Source: an optimization exercise on an open RTL-to-GDS flow (aim: small area and a short achievable clock period). Production flows keep margins and buffers that such runs may drop. Where RTL was checked, it was by simulation tests only, not by an equivalence proof against the original. Some runs may be left out. An edit can pass the tests and still lose a function that they never use. Function not checked in runs 2 to 4: the RTL went through the layout flow alone.

==> flow/run.sh <==
#!/bin/bash
# synth_recipe.tcl (not shown) runs the flow's synth.tcl, then flattens the netlist and writes it again
# the make line also repeats each setting of config.mk as NAME=value (left out here)
make -C /OpenROAD-flow-scripts/flow DESIGN_CONFIG=/design/flow/config.mk WORK_HOME=/design/flow/orfs CLKGATE_MAP_FILE= SYNTH_SCRIPT=/design/flow/synth_recipe.tcl finish
==> flow/config.mk <==
export PLATFORM = sky130hd
export DESIGN_NAME = matrix_multiplier
export DESIGN_NICKNAME = matrix_multiplier
export VERILOG_FILES = /design/flow/design.v
export SDC_FILE = /design/flow/constraint.sdc
export NUM_CORES = 4
export LEC_CHECK = 0
export CAP_MARGIN = 20
export CORE_MARGIN = 2
export CORE_UTILIZATION = 40
export SLEW_MARGIN = 20
==> flow/constraint.sdc <==
create_clock -name core_clock -period 6.8 [get_ports {clk_i}]
set_input_delay 1.3600 -clock core_clock [delete_from_list [all_inputs] [get_ports {clk_i}]]
set_output_delay 1.3600 -clock core_clock [all_outputs]
set_load 0.01 [all_outputs]
==> flow/design.v <==
`timescale 1ns/1ps
module matrix_multiplier #(
  parameter int DATA_WIDTH = 8,
  parameter int A_ROWS = 2,
  parameter int B_COLUMNS = 2,
  parameter int A_COLUMNS_B_ROWS = 2,
  parameter int C_DATA_WIDTH = (2 * DATA_WIDTH) + $clog2(A_COLUMNS_B_ROWS)
) (
  input                           clk_i,
  input                           reset_i,
  input                           valid_i,
  output logic                    valid_o,
  input        [A_ROWS * A_COLUMNS_B_ROWS * DATA_WIDTH-1:0]   a_i,
  input        [A_COLUMNS_B_ROWS * B_COLUMNS * DATA_WIDTH-1:0] b_i,
  output logic [A_ROWS * B_COLUMNS * C_DATA_WIDTH-1:0]         c_o
);
  logic [C_DATA_WIDTH-1:0] c_calc[A_ROWS * B_COLUMNS];
  always @(*) begin : multiply
    logic [C_DATA_WIDTH-1:0] c_element;
    for (int i = 0; i < A_ROWS; i = i + 1) begin : C_ROWS
      for (int j = 0; j < B_COLUMNS; j = j + 1) begin : C_COLUMNS
        c_element = 0;
        for (int k = 0; k < A_COLUMNS_B_ROWS; k = k + 1) begin : DOT_PRODUCT
          c_element = c_element + (a_i[((i * A_COLUMNS_B_ROWS) + k) * DATA_WIDTH +: DATA_WIDTH] * b_i[((k * B_COLUMNS) + j) * DATA_WIDTH +: DATA_WIDTH]);
        end
        c_calc[(i * B_COLUMNS) + j] = c_element;
      end
    end
  end
  always @(posedge clk_i) begin : proc_reg
    if (reset_i) begin
      valid_o <= 1'b0;
      for (int idx = 0; idx < (A_ROWS * B_COLUMNS); idx++) begin
        c_o[idx * C_DATA_WIDTH +: C_DATA_WIDTH] <= '0;
      end
    end else begin
      valid_o <= valid_i;
      for (int idx = 0; idx < (A_ROWS * B_COLUMNS); idx++) begin
        c_o[idx * C_DATA_WIDTH +: C_DATA_WIDTH] <= c_calc[idx];
      end
    end
  end
endmodule
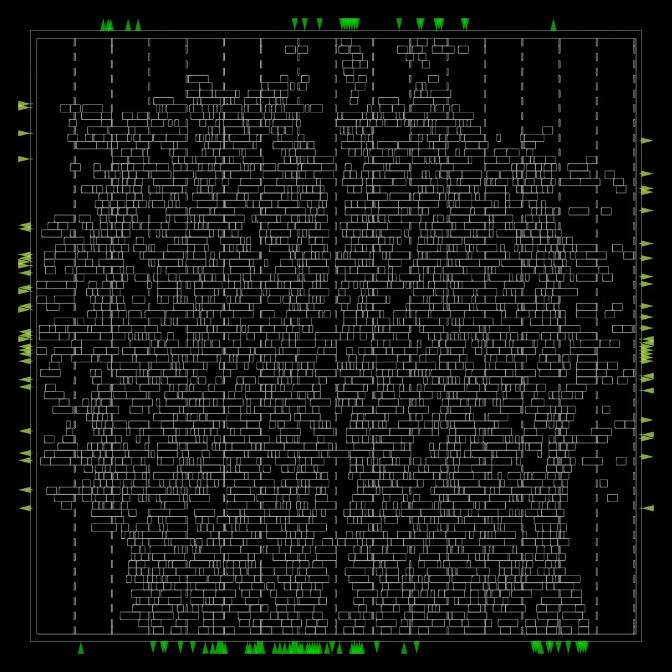
Figure 1: run 1, cell outlines without signal wires.
Seq area share: 5.74%
final std cells w/o fill: 3,171
Core Region: 0.0488 mm^2

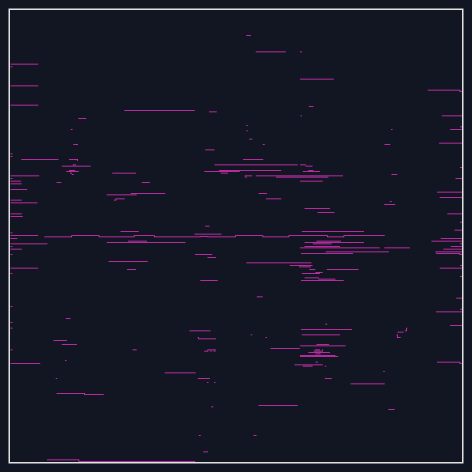
Figure 2: run 1, metal 3.
Drawn at 2 px/um.
wire length on this layer: 1,820 um
longest straight run: 58.0 um
share of all routed wire: 3.8%
nets with wire on the layer: 149
main direction: horizontal

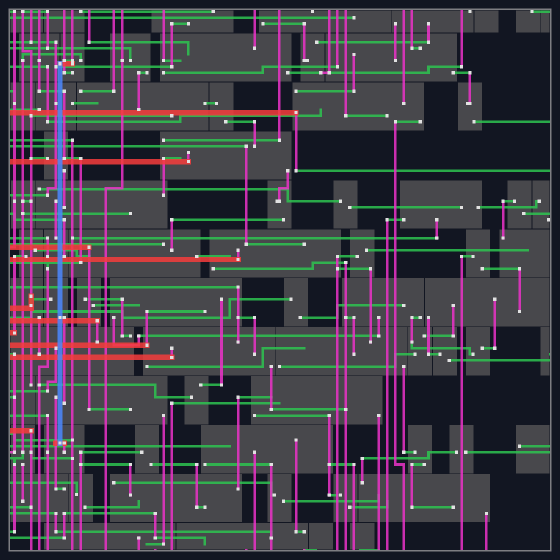
Figure 3: run 1, close-up of the layout.
Window x 155 to 185, y 42 to 72 um. Cells in grey, sequential cells in the stronger grey; small squares are vias.
[metal 3] red
[metal 2] magenta
[metal 4] blue
[metal 1] green
most frequent: inv_1 (25), fa_1 (20)
sequential cells in the window: 0
cells with their middle in the window: 57

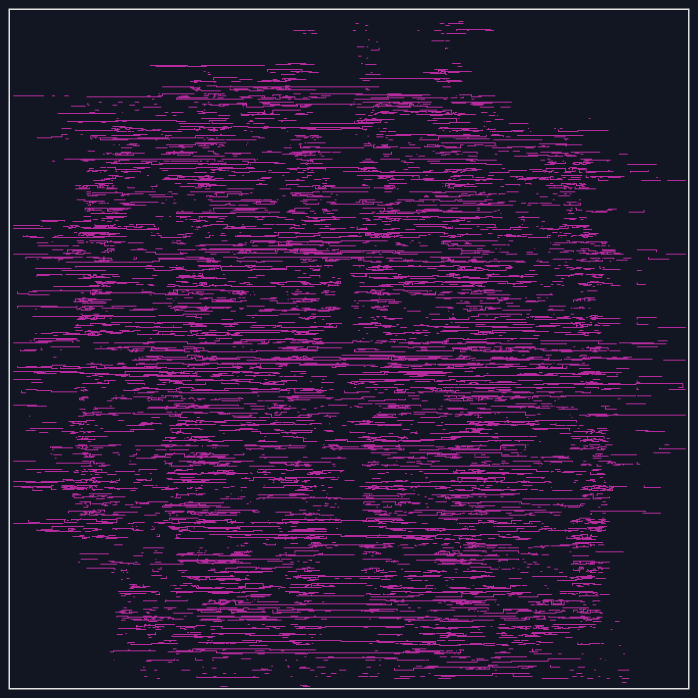
Figure 4: run 1, the metal 1 layer.
Drawn at 3 px/um.
main direction: horizontal
share of all routed wire: 46%
nets with wire on the layer: 2,979

==> PnR_summary.wiki, run 1 <==
{| class="wikitable"
! Metric !! Value
|-
| First element of the critical path || a_i[20]
|-
| Cell seen most often among critical-path stages || fa_1
|-
| Die Span X || 226 um
|-
| Antenna Cells || 0
|-
| Simple-Gate Fraction of Synth Area || 18.3%
|-
| Share of the synthesized area in compound gates (AO/OA/AOI/OAI) || 5.45%
|-
| Flip-flop cell with the highest count after synthesis || dfxtp_1
|-
| Worst EP required || 7.06 ns
|-
| Buffers, non-clock || 379
|-
| Slowest cell on the critical path || fa_1
|-
| Largest class || multi-input gates
|-
| Post-layout minimum cycle time || 6.63 ns
|-
| Cell count of the worst hold path || 2
|-
| Tcrit/Tclk final || 97.5%
|-
| Tap Cells || 664
|-
| Commonest cells after routing, fill and taps aside || inv_1 (530), fa_1 (388), and2_1 (339), ha_1 (260), buf_4 (220)
|-
| Type of element launching the critical path || input port
|-
| Weighted congestion at the end of routability-driven global placement || 0.884
|-
| Post-synthesis mux area share || 0.914%
|-
| Initial Util || 40.4%
|-
| Worst slack on hold paths || 1.40 ns
|-
| Met1 track demand over resource in global routing || 26.9%
|-
| Tightest Hold Check Type || in2reg
|-
| Worst slack at placement || -0.285 ns
|-
| Adder and majority gate portion of the synthesized area || 55.9%
|-
| Sequential-to-total area share from yosys stat || 7.01%
|-
| Area occupied by multi-input gates || 0.0161 mm^2
|-
| Fraction of standard cell area in multi-input logic || 66.8%
|-
| 1st-iter DRT viols || 624
|-
| Number of non-clock inverters in the layout || 530
|-
| Post-Route WL || 47,600 um
|-
| Result of the run || timing/DRC/antenna clean
|-
| Fmax || 151 MHz
|-
| Initial antenna violation count || 2
|-
| Count of different cell masters after synthesis || 53
|-
| Non-clock buffering overhead in the final layout || 14.6%
|-
| Total half-perimeter wirelength after legalization and detailed placement || 42,400 um
|-
| Overall overflow remaining after global route || 0
|-
| Placed cells || 3,156
|-
| Top-count cell post-synth || inv_1
|-
| Registers with the most flip-flops || c_o (68), valid_o (1)
|-
| Hold endpoint || c_o[29]
|-
| Yosys warning count || 2
|-
| Vias after detailed routing || 14,706
|-
| CLK BUF || 12
|-
| Number of max-slew violations in the final report || 0
|-
| Non-Filler Cell Area, Final || 0.0241 mm^2
|-
| Cells after Synth || 2,189
|-
| Capturing element of the worst setup path || c_o[50]
|-
| Number of resized instances in the post-cts repair step || 0
|-
| Layout cell share with drive strength beyond 1 || 11.5%
|-
| Detail-routed via count per cell || 4.64
|-
| Total number of clock tree sinks || 69
|-
| DRT Pass-1 Iters || 7
|-
| CTS tree || yes
|-
| Largest register FFs || 68
|-
| Area of all sequential standard cells || 0.00138 mm^2
|-
| DR WL met3 || 1820 um
|-
| Maximum clock path buffer count || 2
|-
| First-pass GRT wire length || 81,100 um
|-
| Syn nets || 2,904
|-
| # fillers || 4,664
|-
| Remaining antenna violation count after routing || 0
|-
| CTS buffer count || 9
|-
| Seq cells || 69
|-
| Register with the most flip-flops || c_o
|-
| H-Tree Depth || 3
|-
| Wire length on met2 || 22,800 um
|-
| Nets || 3,219
|-
| Area fraction of the dominant cell type after synthesis || 39.4%
|-
| Actual transition at the worst max-transition pin || 0.641 ns
|-
| End-of-flow core utilization || 49.3%
|-
| Unrepaired setup endpoints after global routing || false
|-
| Most common library cell in the layout ignoring fill and taps || inv_1
|-
| Largest cells by area after synthesis || fa_1 (39%), ha_1 (16%), and2_1 (11%)
|-
| CP max FO || 16
|-
| Number of buffers added to fix hold violations after cts || 0
|-
| Worst setup margin || 0.169 ns
|-
| Largest net degree at the start of global routing || 50
|-
| Clk tree area frac || 1.17%
|-
| Count of port buffers added during placement || 135
|-
| Sum of buffers and inverters on the critical path || 6
|-
| Max stage delay on crit path || 0.51 ns
|}
==> run 2: too many edits to list; what changed since run 1 <==
flow/design.v: 43 -> 1236 lines; modules unchanged: 0
  matrix_multiplier: edited, 42 -> 1225 lines
  mm_fa: new, 4 lines
  mm_xn: new, 3 lines
  mm_or: new, 3 lines
==> module mm_fa as of run 2 <==
module mm_fa (input a, input b, input c, output s, output co);
  assign s = a ^ b ^ c;
  assign co = (a & b) | (a & c) | (b & c);
endmodule
==> module mm_xn as of run 2 <==
module mm_xn (input a, input b, output y);
  assign y = ~(a ^ b);
endmodule
==> module mm_or as of run 2 <==
module mm_or (input a, input b, output y);
  assign y = a | b;
endmodule
--- a/flow/config.mk
+++ b/flow/config.mk
@@ -10,2 +10,3 @@
 export CORE_UTILIZATION = 40
 export SLEW_MARGIN = 20
+export SYNTH_HIERARCHICAL = 1
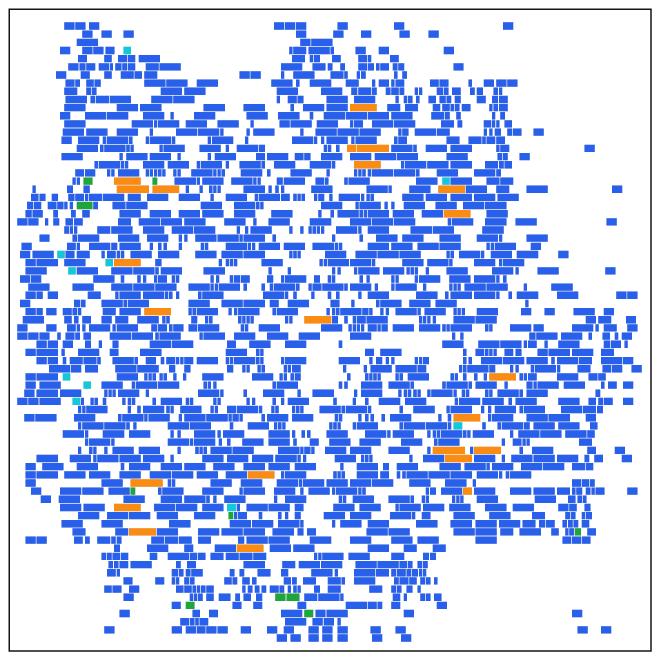
Figure 5: run 2, drive-strength map.
Drawn at 3 px/um.
[_6 and larger] orange | cells: 23
[_3 and _4 cells] cyan | cells: 10
[_2 cells] green | cells: 10
[_0 and _1 cells] blue | cells: 1,698

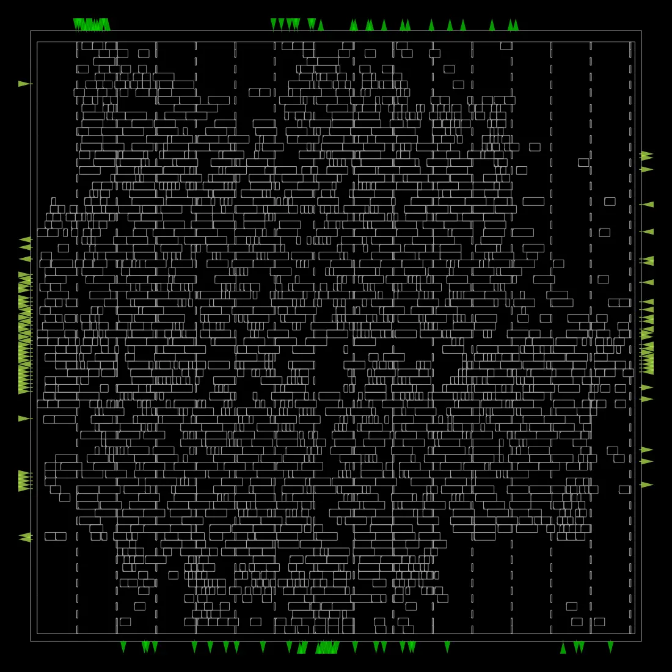
Figure 6: run 2, cell outlines without signal wires.
final std cells w/o fill: 2,327
Seq area share: 19.6%

==> run 2 against run 1 <==
  * Sequential share of layout area up 14 points
  * Count of clock-buffer cells in the layout increased by 6
  * Flip-flop and latch count is 125 higher
  * Die area shrank 11%
  * Core utilization is 3.5 points lower
  * Area after synthesis decreased by 11%
  * Routed wire length down 1.9%
  * Cell count decreased by 27%
  * Fmax rose by 39%
  * Largest cell class unchanged
  * Highest routed layer unchanged
==> PnR_summary.wiki, run 2 <==
{| class="wikitable"
! Metric !! Value
|-
| Syn nets || 2,224 (-23%)
|-
| Area occupied by multi-input gates || 0.0130 mm^2 (-19%)
|-
| Largest cells by area after synthesis || fa_1 (44%), dfxtp_1 (22%), nand2_1 (12%)
|-
| Count of port buffers added during placement || 135 (unchanged)
|-
| Seq cells || 194 (+180%)
|-
| Share of the synthesized area in compound gates (AO/OA/AOI/OAI) || 5.65% (+0.20 points)
|-
| Post-synthesis mux area share || 0.114% (-0.80 points)
|-
| Result of the run || timing/DRC/antenna clean
|-
| Registers with the most flip-flops || a_q (32), b_q (32), v_q (2)
|-
| Area of all sequential standard cells || 0.00388 mm^2 (+180%)
|-
| 1st-iter DRT viols || 730 (+17%)
|-
| Yosys warning count || 7 (+5)
|-
| Tightest Hold Check Type || reg2reg
|-
| DR WL met3 || 3280 um (+80%)
|-
| Total number of clock tree sinks || 194 (+180%)
|-
| Worst slack at placement || 2.42 ns (+2.71 ns)
|-
| Number of max-slew violations in the final report || 0 (unchanged)
|-
| Worst setup margin || 2.03 ns (+1.86 ns)
|-
| Simple-Gate Fraction of Synth Area || 15.1% (-3.2 points)
|-
| Initial Util || 40.6% (+0.27 points)
|-
| Clk tree area frac || 3.10% (+1.9 points)
|-
| Most common library cell in the layout ignoring fill and taps || nand2_1
|-
| First-pass GRT wire length || 74,500 um (-8.2%)
|-
| Number of buffers added to fix hold violations after cts || 0 (unchanged)
|-
| Count of different cell masters after synthesis || 56 (+5.7%)
|-
| CTS tree || yes
|-
| Adder and majority gate portion of the synthesized area || 49.1% (-6.8 points)
|-
| Unrepaired setup endpoints after global routing || false
|-
| Placed cells || 2,295 (-27%)
|-
| End-of-flow core utilization || 45.8% (-3.5 points)
|-
| Commonest cells after routing, fill and taps aside || nand2_1 (542), fa_1 (388), dfxtp_1 (194), clkdlybuf4s50_1 (135), ha_1 (68)
|-
| Hold endpoint || v_q[1]
|-
| CTS buffer count || 17 (+8)
|-
| Capturing element of the worst setup path || c_o[33]
|-
| Flip-flop cell with the highest count after synthesis || dfxtp_1
|-
| Non-Filler Cell Area, Final || 0.0198 mm^2 (-18%)
|-
| Number of resized instances in the post-cts repair step || 0 (unchanged)
|-
| Die Span X || 213 um (-5.6%)
|-
| Type of element launching the critical path || flop
|-
| Area fraction of the dominant cell type after synthesis || 44.3% (+4.9 points)
|-
| Max stage delay on crit path || 0.55 ns (+0.04 ns)
|-
| # fillers || 4,051 (-13%)
|-
| Worst EP required || 5.44 ns (-1.62 ns)
|-
| H-Tree Depth || 4 (+1)
|}
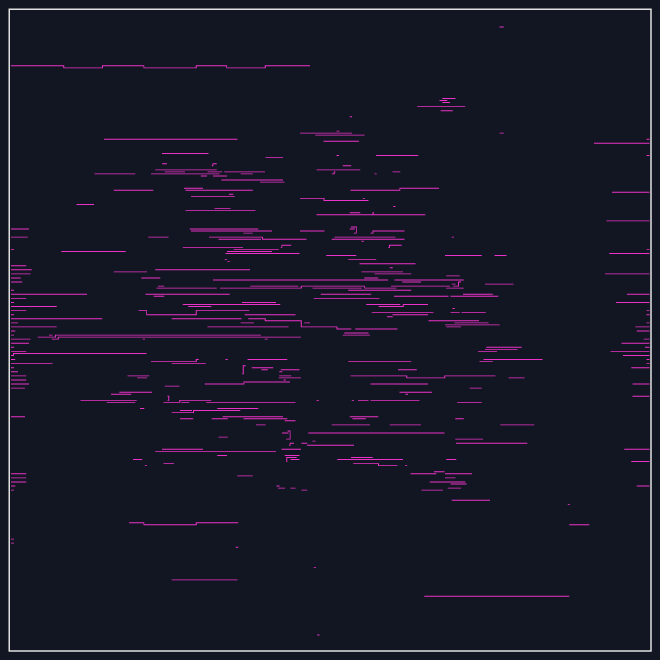
Figure 7: run 2, metal 3.
Drawn at 3 px/um.
main direction: horizontal
longest straight run: 80.7 um
wire length on this layer: 3,280 um
nets with wire on the layer: 213
vias after detailed routing: 12,374
fraction of met3 tracks used by global routing: 4.28%

==> inputs of run 3 (changes only) <==
--- a/flow/config.mk
+++ b/flow/config.mk
@@ -7,2 +7,3 @@
 export LEC_CHECK = 0
+export ABC_CLOCK_PERIOD_IN_PS = 3800
 export CAP_MARGIN = 20
@@ -10,2 +11,3 @@
 export CORE_UTILIZATION = 40
+export SETUP_SLACK_MARGIN = 3.0
 export SLEW_MARGIN = 20
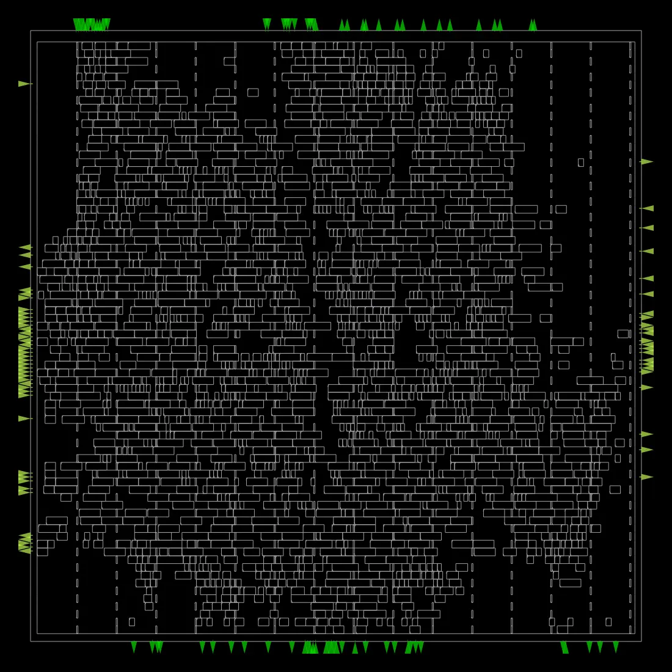
Figure 8: run 3, cell outlines without signal wires.
Core Region: 0.0432 mm^2
# fillers: 3,937
Std-Cell Rows: 76

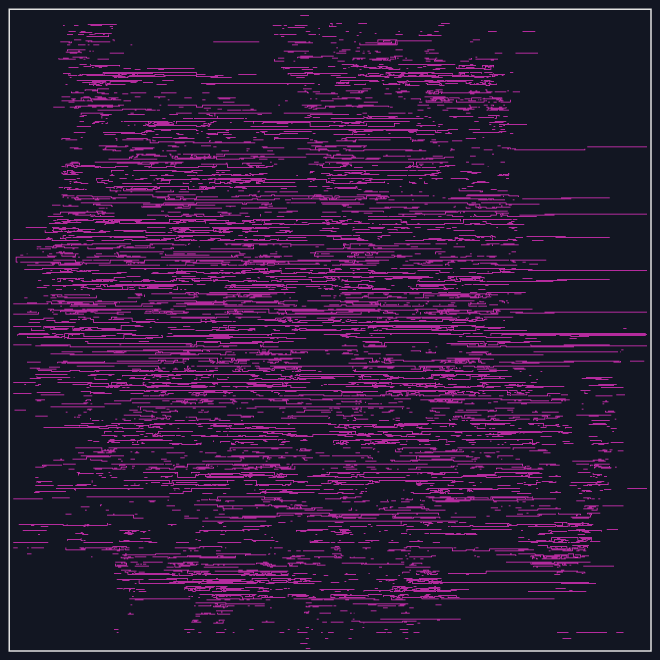
Figure 9: run 3, the metal 1 layer.
Drawn at 3 px/um.
share of all routed wire: 41%
main direction: horizontal

==> run 3 against run 2 <==
  * Area after synthesis is the same
  * Sequential share of layout area is 0.96 points lower
  * Critical endpoint unchanged
  * Highest routed layer unchanged
==> PnR_summary.wiki, run 3 <==
{| class="wikitable"
! Metric !! Value
|-
| Die Span X || 213 um (unchanged)
|-
| Capturing element of the worst setup path || c_o[33]
|-
| Largest cells by area after synthesis || fa_1 (44%), dfxtp_1 (22%), nand2_1 (12%)
|-
| Fraction of met3 tracks used by global routing || 4.86% (+0.59 points)
|-
| Hold endpoint || v_q[1]
|-
| Flip-flop cell with the highest count after synthesis || dfxtp_1
|-
| Total number of clock tree sinks || 194 (unchanged)
|-
| Count of port buffers added during placement || 135 (unchanged)
|-
| Syn nets || 2,224 (unchanged)
|-
| Registers with the most flip-flops || a_q (32), b_q (32), v_q (2)
|-
| Max stage delay on crit path || 0.41 ns (-0.14 ns)
|-
| Final std cells w/o fill || 2,460 (+5.7%)
|-
| Yosys warning count || 7 (unchanged)
|-
| Seq area share || 18.7% (-0.96 points)
|-
| Number of max-slew violations in the final report || 0 (unchanged)
|-
| Weighted congestion at the end of routability-driven global placement || 0.850
|-
| Post-synthesis mux area share || 0.114% (unchanged)
|-
| Commonest cells after routing, fill and taps aside || nand2_1 (540), fa_1 (381), dfxtp_1 (122), buf_4 (120), clkdlybuf4s50_1 (83)
|-
| Worst slack at placement || 2.54 ns (+0.111 ns)
|-
| Count of different cell masters after synthesis || 56 (unchanged)
|-
| FF-to-FF End || cse0_735
|-
| CTS tree || yes
|-
| Simple-Gate Fraction of Synth Area || 15.1% (unchanged)
|-
| Initial Util || 40.6% (unchanged)
|-
| Seq cells || 194 (unchanged)
|-
| Area of all sequential standard cells || 0.00403 mm^2 (+3.7%)
|-
| Number of buffers added to fix hold violations after cts || 0 (unchanged)
|-
| Vias after detailed routing || 12,985 (+4.9%)
|-
| Share of the synthesized area in compound gates (AO/OA/AOI/OAI) || 5.65% (unchanged)
|-
| Type of element launching the critical path || flop
|-
| Tightest Hold Check Type || reg2reg
|-
| Most common library cell in the layout ignoring fill and taps || nand2_1
|-
| Placed cells || 2,295 (unchanged)
|-
| Worst setup margin || 2.60 ns (+0.573 ns)
|-
| Adder and majority gate portion of the synthesized area || 49.1% (unchanged)
|-
| Unrepaired setup endpoints after global routing || true
|-
| 1st-iter DRT viols || 758 (+3.8%)
|-
| Result of the run || timing/DRC/antenna clean
|-
| CTS buffer count || 17 (unchanged)
|-
| Number of buffers inserted by post-CTS setup repair || 70
|}
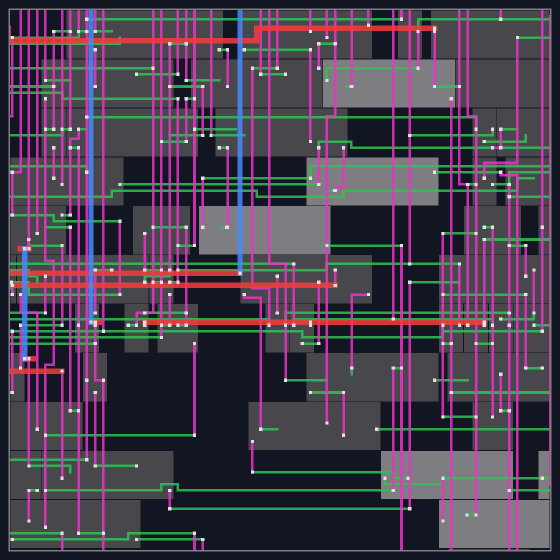
Figure 10: run 3, close-up of the layout.
Window x 145 to 175, y 38 to 68 um. Cells in grey, sequential cells in the stronger grey; small squares are vias.

--- run 4: outline of the changes from run 3 ---
flow/design.v: 1236 -> 1097 lines; modules unchanged: 3
  matrix_multiplier: edited, 1225 -> 1086 lines
--- a/flow/config.mk
+++ b/flow/config.mk
@@ -6,9 +6,7 @@
 export NUM_CORES = 4
 export LEC_CHECK = 0
-export ABC_CLOCK_PERIOD_IN_PS = 3800
 export CAP_MARGIN = 20
 export CORE_MARGIN = 2
 export CORE_UTILIZATION = 40
-export SETUP_SLACK_MARGIN = 3.0
 export SLEW_MARGIN = 20
 export SYNTH_HIERARCHICAL = 1
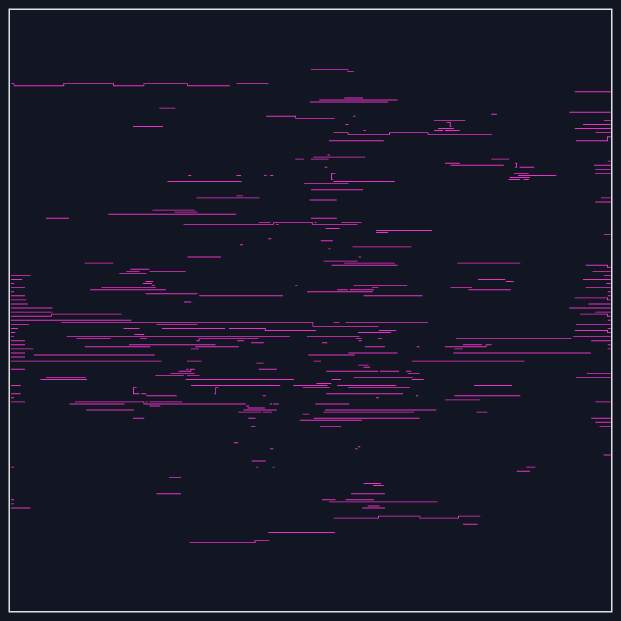
Figure 11: run 4, metal 3.
Drawn at 3 px/um.
nets with wire on the layer: 209
wire length on this layer: 3,010 um
main direction: horizontal
share of all routed wire: 7.2%

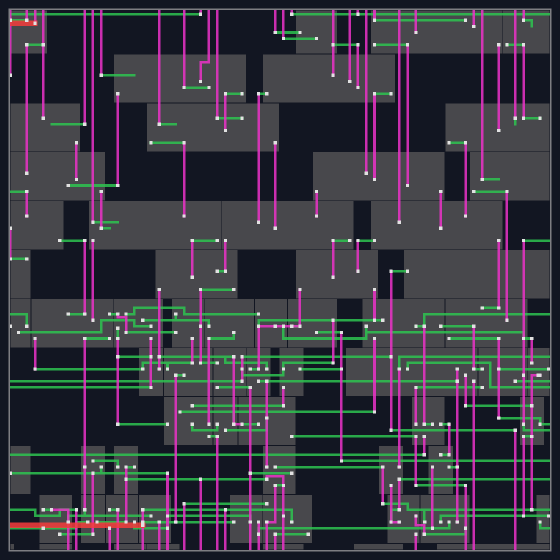
Figure 12: run 4, close-up of the layout.
Window x 135 to 165, y 35 to 65 um. Cells in grey, sequential cells in the stronger grey; small squares are vias.
[metal 3] red
[metal 1] green
[metal 2] magenta
cells with their middle in the window: 51
sequential cells in the window: 0
most frequent: fa_1 (12), nand2_1 (6), a21oi_1 (6)

==> run 4 against run 3 <==
  * Still clean
  * Core utilization decreased by 1.8 points
  * Via count decreased by 5.0%
  * Die area shrank 12%
  * Area after synthesis fell by 12%
  * Critical path depth rose by 2
  * Non-clock buffer count down 24
  * Global-route usage down 1.1 points
  * Sequential share of layout area down 11 points
  * Worst hold slack better by 1.1 ns
  * Critical path type is now in2reg
  * Critical endpoint is now c_o[49]
==> PnR_summary.wiki, run 4 <==
{| class="wikitable"
! Metric !! Value
|-
| Seq area share || 7.58% (-11 points)
|-
| CTS buffer count || 9 (-8)
|-
| Type of element launching the critical path || input port
|-
| Commonest cells after routing, fill and taps aside || nand2_1 (544), fa_1 (388), clkdlybuf4s50_1 (135), buf_4 (103), dfxtp_1 (69)
|-
| Syn nets || 2,165 (-2.7%)
|-
| Area of all sequential standard cells || 0.00138 mm^2 (-66%)
|-
| Tightest Hold Check Type || in2reg
|-
| CLK BUF || 12
|-
| 1st-iter DRT viols || 739 (-2.5%)
|-
| Registers with the most flip-flops || c_o (68), v_q (1)
|-
| Number of buffers added to fix hold violations after cts || 0 (unchanged)
|-
| Flip-flop cell with the highest count after synthesis || dfxtp_1
|-
| Hold violation total from the final report || 0
|-
| Worst-case headroom to the max-slew limit || 58.6%
|-
| Met2 routing resource usage after global routing || 36.0%
|-
| Final std cells w/o fill || 2,289 (-7.0%)
|-
| Count of different cell masters after synthesis || 56 (unchanged)
|-
| Capturing element of the worst setup path || c_o[49]
|-
| Hold endpoint || v_q
|-
| Family of cells with the greatest summed delay on the critical path || adder cells
|-
| Unrepaired setup endpoints after global routing || false
|-
| Result of the run || timing/DRC/antenna clean
|-
| Share of the synthesized area in compound gates (AO/OA/AOI/OAI) || 8.18% (+2.5 points)
|-
| Max stage delay on crit path || 0.76 ns (+0.35 ns)
|-
| Worst slack at placement || 0.0364 ns (-2.50 ns)
|-
| Core Region || 0.0378 mm^2 (-12%)
|-
| Adder and majority gate portion of the synthesized area || 55.9% (+6.8 points)
|-
| Number of buffers inserted by post-CTS setup repair || 0 (-100%)
|-
| Post-Synth XOR/XNOR Area || 4.20%
|-
| Seq cells post-synth || 69
|-
| Post-synthesis mux area share || 0.195% (+0.081 points)
|-
| Placed cells || 2,275 (-0.87%)
|-
| Largest cells by area after synthesis || fa_1 (50%), nand2_1 (13%), dfxtp_1 (9.0%)
|-
| # fillers || 3,624 (-8.0%)
|-
| Count of port buffers added during placement || 135 (unchanged)
|-
| Met1 track demand over resource in global routing || 27.9%
|-
| CTS tree || yes
|-
| First-pass GRT wire length || 67,900 um
|-
| Vias after detailed routing || 12,341 (-5.0%)
|-
| Seq cells || 69 (-64%)
|-
| Non-clock buffering overhead in the final layout || 13.1%
|-
| Yosys warning count || 7 (unchanged)
|-
| Simple-Gate Fraction of Synth Area || 18.7% (+3.6 points)
|-
| Average cell area after synthesis || 9.39 um^2
|-
| Weighted congestion at the end of routability-driven global placement || 0.858 (+0.95%)
|-
| Die Span X || 200 um (-6.1%)
|-
| Number of max-slew violations in the final report || 0 (unchanged)
|-
| Std-Cell Rows || 71 (-6.6%)
|-
| Most common library cell in the layout ignoring fill and taps || nand2_1
|-
| Initial Util || 40.7% (+0.11 points)
|-
| HP Start || reset_i
|-
| Total number of clock tree sinks || 69 (-64%)
|-
| Largest class || multi-input gates
|-
| List of most frequent post-synthesis cells || nand2_1 (544), fa_1 (388), clkbuf_1 (121), dfxtp_1 (69), ha_1 (68)
|-
| Number of enable flip-flop cells after synthesis || 0
|-
| Fraction of met3 tracks used by global routing || 4.13% (-0.73 points)
|}
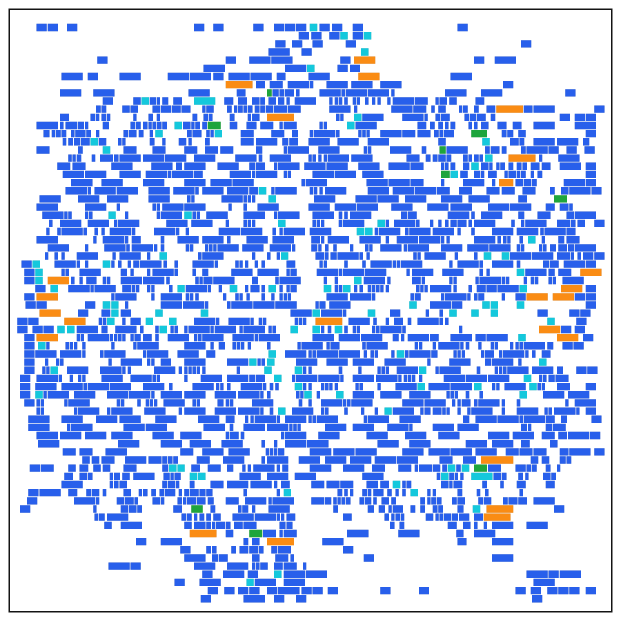
Figure 13: run 4, drive-strength map.
Drawn at 3 px/um.
Non-Filler Cell Area, Final: 0.0182 mm^2
worst setup margin: 0.371 ns
Buffers, non-clock: 251
post-synthesis to final-layout area growth: 18.3%

## re-timing with driven ports
No port has a modelled driver above. Below, the same layouts with a new extraction and two added sets of constraints.
Step 1 (the two cells are an assumption about what drives the block):
set clk [get_ports {clk_i}]
set_driving_cell -lib_cell sky130_fd_sc_hd__clkbuf_16 $clk
set_driving_cell -lib_cell sky130_fd_sc_hd__buf_2 [delete_from_list [all_inputs] $clk]
Step 2 times the ports against the registers' clock, not the clock port: input delays grow and output delays shrink by t, the midpoint of the rising clock arrivals with the driver on.
Slacks: no drivers / after step 1 / after step 2; pairs: no drivers / after step 1.
run	t (ns)	setup WS [ns]	latest minus earliest clock arrival (ns)
run 1	0.422	0.169 / 0.192 / -0.230	0.009 / 0.009
run 2	0.518	2.030 / 1.974 / 2.492	0.015 / 0.015
run 3	0.518	2.603 / 2.548 / 3.051	0.017 / 0.017
run 4	0.411	0.371 / 0.394 / -0.017	0.010 / 0.010
Met with ideal ports but missed after step 2: setup timing in run 1 and run 4. For run 1, which loses most, drivers alone change the setup slack by +0.023 ns; drivers and shift together by -0.399 ns.
